What follows belongs to an exercise in optimizing a design on an open flow for small area and a short achievable clock period; a production flow would make more cautious choices.
Function was checked by simulation only, so behaviour that the tests miss may differ from the original.
Power is estimated from default activity; no workload was simulated.

===== flow/design.v =====
module gownak (
    input  wire        clk,
    input  wire        rst,           
    output reg  [31:0] PC,            
    input  wire [31:0] instruction,   
    output wire [31:0] reg_0,
    output wire [31:0] reg_1,
    output wire [31:0] reg_2,
    output wire [31:0] reg_3,
    output wire [31:0] reg_4,
    output wire [31:0] reg_5
);
    reg [31:0] registers [0:31];
    assign reg_0 = registers[0];
    assign reg_1 = registers[1];
    assign reg_2 = registers[2];
    assign reg_3 = registers[3];
    assign reg_4 = registers[4];
    assign reg_5 = registers[5];
    wire [5:0] operation = instruction[31:26];
    wire [4:0] i_result  = instruction[14:10];
    wire [4:0] i_a       = instruction[9:5];
    wire [4:0] i_b       = instruction[4:0];
    wire [31:0] ra = registers[i_a];
    wire [31:0] rb = registers[i_b];
    integer i;
    always @(posedge clk)
    begin
        if (rst)
        begin
            PC <= 32'h00000000;
            for (i = 0; i < 32; i = i + 1)
                registers[i] <= 32'b0;
        end
        else
        begin
            PC <= PC + 1;
            case (operation)
                6'b010000: registers[i_result] <= {22'b0, instruction[9:0]};         
                6'b000001: registers[i_result] <= ra + rb;                           
                6'b000010: registers[i_result] <= ra - rb;                           
                6'b000011: registers[i_result] <= ra * rb;                           
                6'b000100: registers[i_result] <= (rb == 32'b0) ? 32'hFFFFFFFF : ra / rb;  
                6'b000101: registers[i_result] <= ra & rb;                           
                6'b000110: registers[i_result] <= ra | rb;                           
                6'b000111: registers[i_result] <= ra ^ rb;                           
                6'b001000: registers[i_result] <= ~(ra | rb);                        
                6'b001001: registers[i_result] <= ra << i_b;                         
                6'b001010: registers[i_result] <= ra >> i_b;                         
                6'b001011: registers[i_result] <= ra >>> i_b;                        
                6'b100000: PC <= {6'b0, instruction[25:0]};                          
                6'b100001: if (registers[0] == 32'b0) PC <= {16'b0, instruction[15:0]};  
                6'b100010: if (ra > rb) PC <= {15'b0, instruction[26:10]};           
                default: ;
            endcase
        end
    end
endmodule

===== flow/run.sh =====
#!/bin/bash
# synth_recipe.tcl (not shown) runs the flow's synth.tcl, then flattens the netlist and writes it again
# the make line also repeats each setting of config.mk as NAME=value (left out here)
make -C /OpenROAD-flow-scripts/flow DESIGN_CONFIG=/design/flow/config.mk WORK_HOME=/design/flow/orfs CLKGATE_MAP_FILE= SYNTH_SCRIPT=/design/flow/synth_recipe.tcl finish

===== flow/config.mk =====
export PLATFORM = sky130hd
export DESIGN_NAME = gownak
export DESIGN_NICKNAME = gownak
export VERILOG_FILES = /design/flow/design.v
export SDC_FILE = /design/flow/constraint.sdc
export NUM_CORES = 4
export LEC_CHECK = 0
export CAP_MARGIN = 20
export CORE_MARGIN = 2
export CORE_UTILIZATION = 45
export PLACE_DENSITY = 0.6
export SLEW_MARGIN = 20

===== flow/constraint.sdc =====
create_clock -name core_clock -period 120.0 [get_ports {clk}]
set_input_delay 24.0000 -clock core_clock [delete_from_list [all_inputs] [get_ports {clk}]]
set_output_delay 24.0000 -clock core_clock [all_outputs]
set_load 0.01 [all_outputs]

### Floorplan with the power grid

Drawn at 1 px/um. Pins as bars on the die edge.
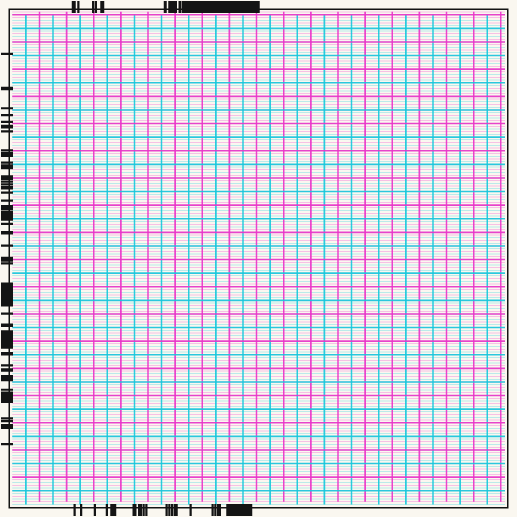
color	net
cyan	VSS
magenta	VDD
signal pins	258
met4 straps	36

### Cells colored by class

Drawn at 1 px/um.
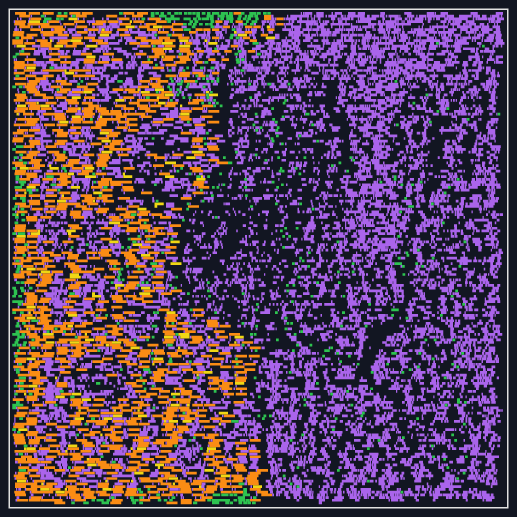
color	class	cells
yellow	clock drivers and dummy loads	182
purple	all other logic	10102
green	other buffers and delay cells	659
orange	flip-flops	1056
end-of-flow core utilization: 49.6%
sequential share of cell area: 26.1%
Final Cell Area: 120000 um2
row count: 181
CORE AREA: 243000 um2

### Clock network drawn from the DEF

Drawn at 1.5 px/um.
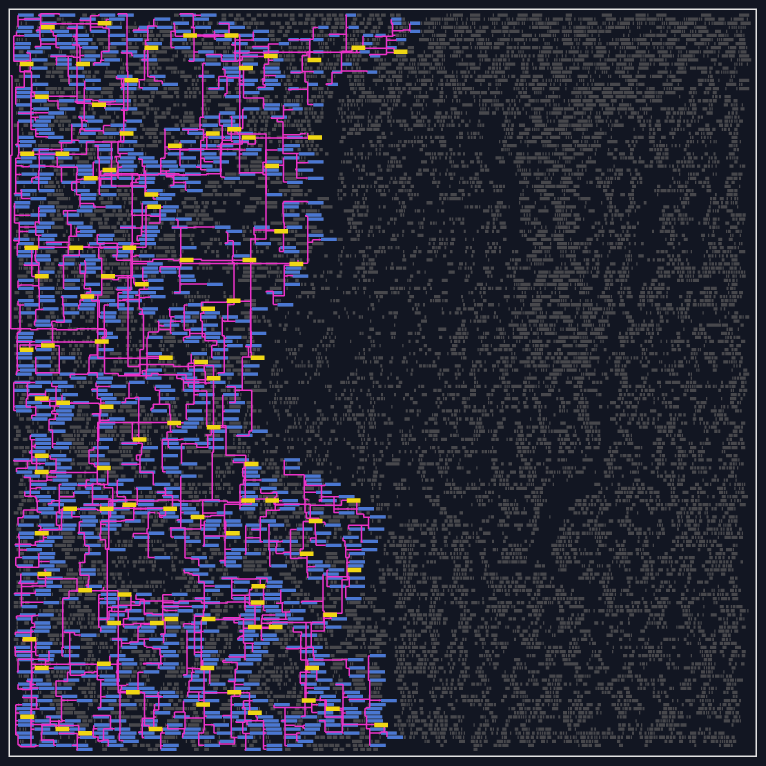
[blue] flip-flops | count: 1056
[magenta] clock wires | length: 13600 um
[yellow] cells driving clock nets | count: 99
routed clock nets	100
power share of the clock group: 9.8%
clk_skew: 39.9 ps
Clk. pwr: 334 uW
later-pin clock latency in the skew report: 770 ps

### Metal layers overlaid

Drawn at 1 px/um. Only two layers are drawn.
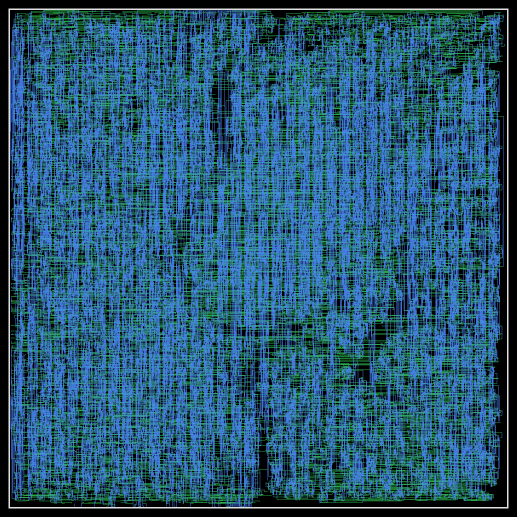
color	layer	wire length
green	met1	212 mm
blue	met2	256 mm

### Routing congestion map

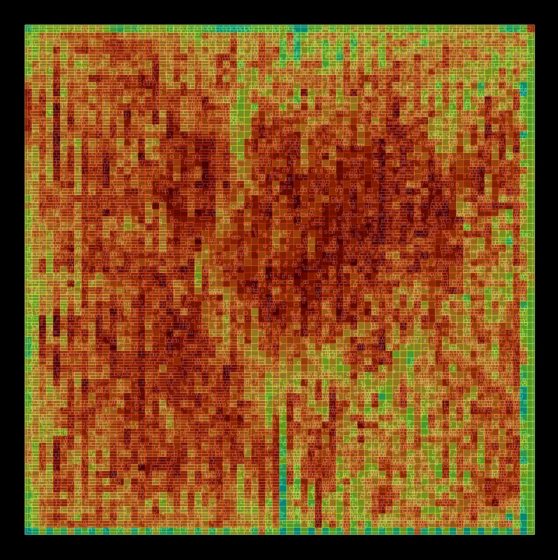
gr busiest metal: met2
GRT met2 Usage: 70.5%
gr usage total: 47.4%

==> results.json <==
{
  "crit_path_start_kind": "input port",
  "cts-root-buf": "clkbuf_16",
  "period_needed_ps": 114740,
  "avgSynthCellArea_um2": 9.18,
  "crit_top_cell": "ha_1",
  "cts-htree-levels": 3,
  "yosysMostFrequentCell": "nor2_1",
  "synth_commonest_cells": "1988 x nor2_1, 1087 x nand2_1, 1024 x edfxtp_1",
  "hold_class": "register to register",
  "avgRoutedWirePerCell_um": 39.6,
  "cts_made_buffers": 99,
  "cp_data_required_time_ps": 120460,
  "routed_wl_um": 603000,
  "gp_congestion": 1.07,
  "status": "complete, no violations",
  "first_pass_iters": 10,
  "dieHeight_um": 497,
  "setup_viol": 0,
  "synthAdderAreaFrac_pct": 16.1,
  "async_flop_share_pct": 0,
  "synth_cells": 11900,
  "drc": 0,
  "synth_area_um2": 109000,
  "hpwlAfterDp_um": 434000,
  "end_kind": "register",
  "cts_sinks": 1056,
  "ys_types": 125,
  "ys_warn_count": 1,
  "p_sw_uw": 1860,
  "hold_violations": 0,
  "yosys.area.top_type": "edfxtp_1"
}
## power by group through the flow
stage	sequential (uW)	combinational, uW	clock (uW)
floorplan	431	1660	0
global placement	437	2510	0
detailed placement	437	2530	0
CTS	430	2560	331
global route	431	2800	344
finish	431	2640	334
## worst paths after layout
check | startpoint | end | slack [ps]
hold reg to reg | PC[27] | PC[27] | 560
setup reg to reg | registers[4][12] | registers[12][0] | 29180
setup / recovery | instruction[9] | registers[12][0] | 5260
hold / removal | PC[27] | PC[27] | 560
## routing by layer
| layer | GRT usage, % | vias up | wire length, um |
|---|---|---|---|
| li1 | - | 43200 | - |
| met1 | 57.5 | 52900 | 212000 |
| met2 | 70.5 | 8778 | 256000 |
| met3 | 15.7 | 2301 | 80100 |
| met4 | 34.5 | 20 | 54400 |
| met5 | 0.367 | - | 269 |
## flip-flops by register name (all words and copies together) (netlist names)
signal / cells
registers: 1024
PC: 32
## cells in the final DEF, fill, tap and decap left out, types with 54 or more instances in the layout
cell type        count
a211oi_1            90
a21o_1             169
a21oi_1            543
a22oi_1            192
a31oi_1             97
and2_1              61
and3_1              68
buf_4              376
clkbuf_16          101
clkdlybuf4s50_1    244
edfxtp_1          1024
fa_1               410
ha_1               751
inv_1              712
mux2_2             111
mux2i_1            401
mux4_2             408
nand2_1           1053
nand2b_1            83
nand3_1            208
nand4_1            101
nor2_1            1971
nor2b_1            101
nor3_1             256
nor4_1              63
o211ai_1            66
o21a_1             146
o21ai_0            463
o22ai_1             63
o31ai_1             54
or2_2               55
or3_1               68
or4_1               60
xnor2_1            274
xor2_1             157
## cell type report
type                       count  area (um2)
fill                       22700      122000
multi-input combinational   9355       72900
sequential                  1056       31400
timing repair buffer         659        5780
tap                         3202        4010
inverter                     747        2820
clock buffer                 116        2580
clock inverter                66         722
antenna                       21        52.6
## stage by stage
step | worst slack, ps | utilization [%] | TNS [ps] | std cells | hold slack (ps)
global route | -16.1 | 49.6 | -26.8 | 15200 | 604
floorplan | 14860 | - | 0 | 11900 | 549
finish | 5260 | 49.6 | 0 | 15200 | 565
detailed placement | -331 | 48.0 | -9590 | 15000 | 557
global placement | 714 | 48.0 | 0 | 15000 | 531
CTS | 291 | 49.4 | 0 | 15200 | 568
## worst max-delay path: cells and delay by family
kind	cells	cell delay (ps)
compound gates	173	44620
simple gates	105	26200
buf+inv	30	7720
fa+ha+maj	31	9410
mux	9	2850

==> afterwards: timing with drivers on the ports <==
No port has a modelled driver above. Below, the same layout with a new extraction and two added sets of constraints. Step 1 sets driving cells, clkbuf_16 on the clock port and buf_2 on the other inputs (assumed; they add their load-dependent delay and slew). Step 2, shift: input delay + t, output delay - t, t = (earliest + latest rising clock arrival at the registers) / 2. This alone moves slack from input paths to output paths. Slacks: ideal ports / drivers / drivers and shift; pairs: ideal ports / drivers.
shift t [ns]: 0.832
setup slack, ns: 5.265 / 5.291 / 4.459
worst hold slack (ns): 0.565 / 0.565 / 0.565
After both steps this run still meets setup and hold. For this run, drivers alone change the setup slack by +0.026 ns; drivers and shift together by -0.806 ns.
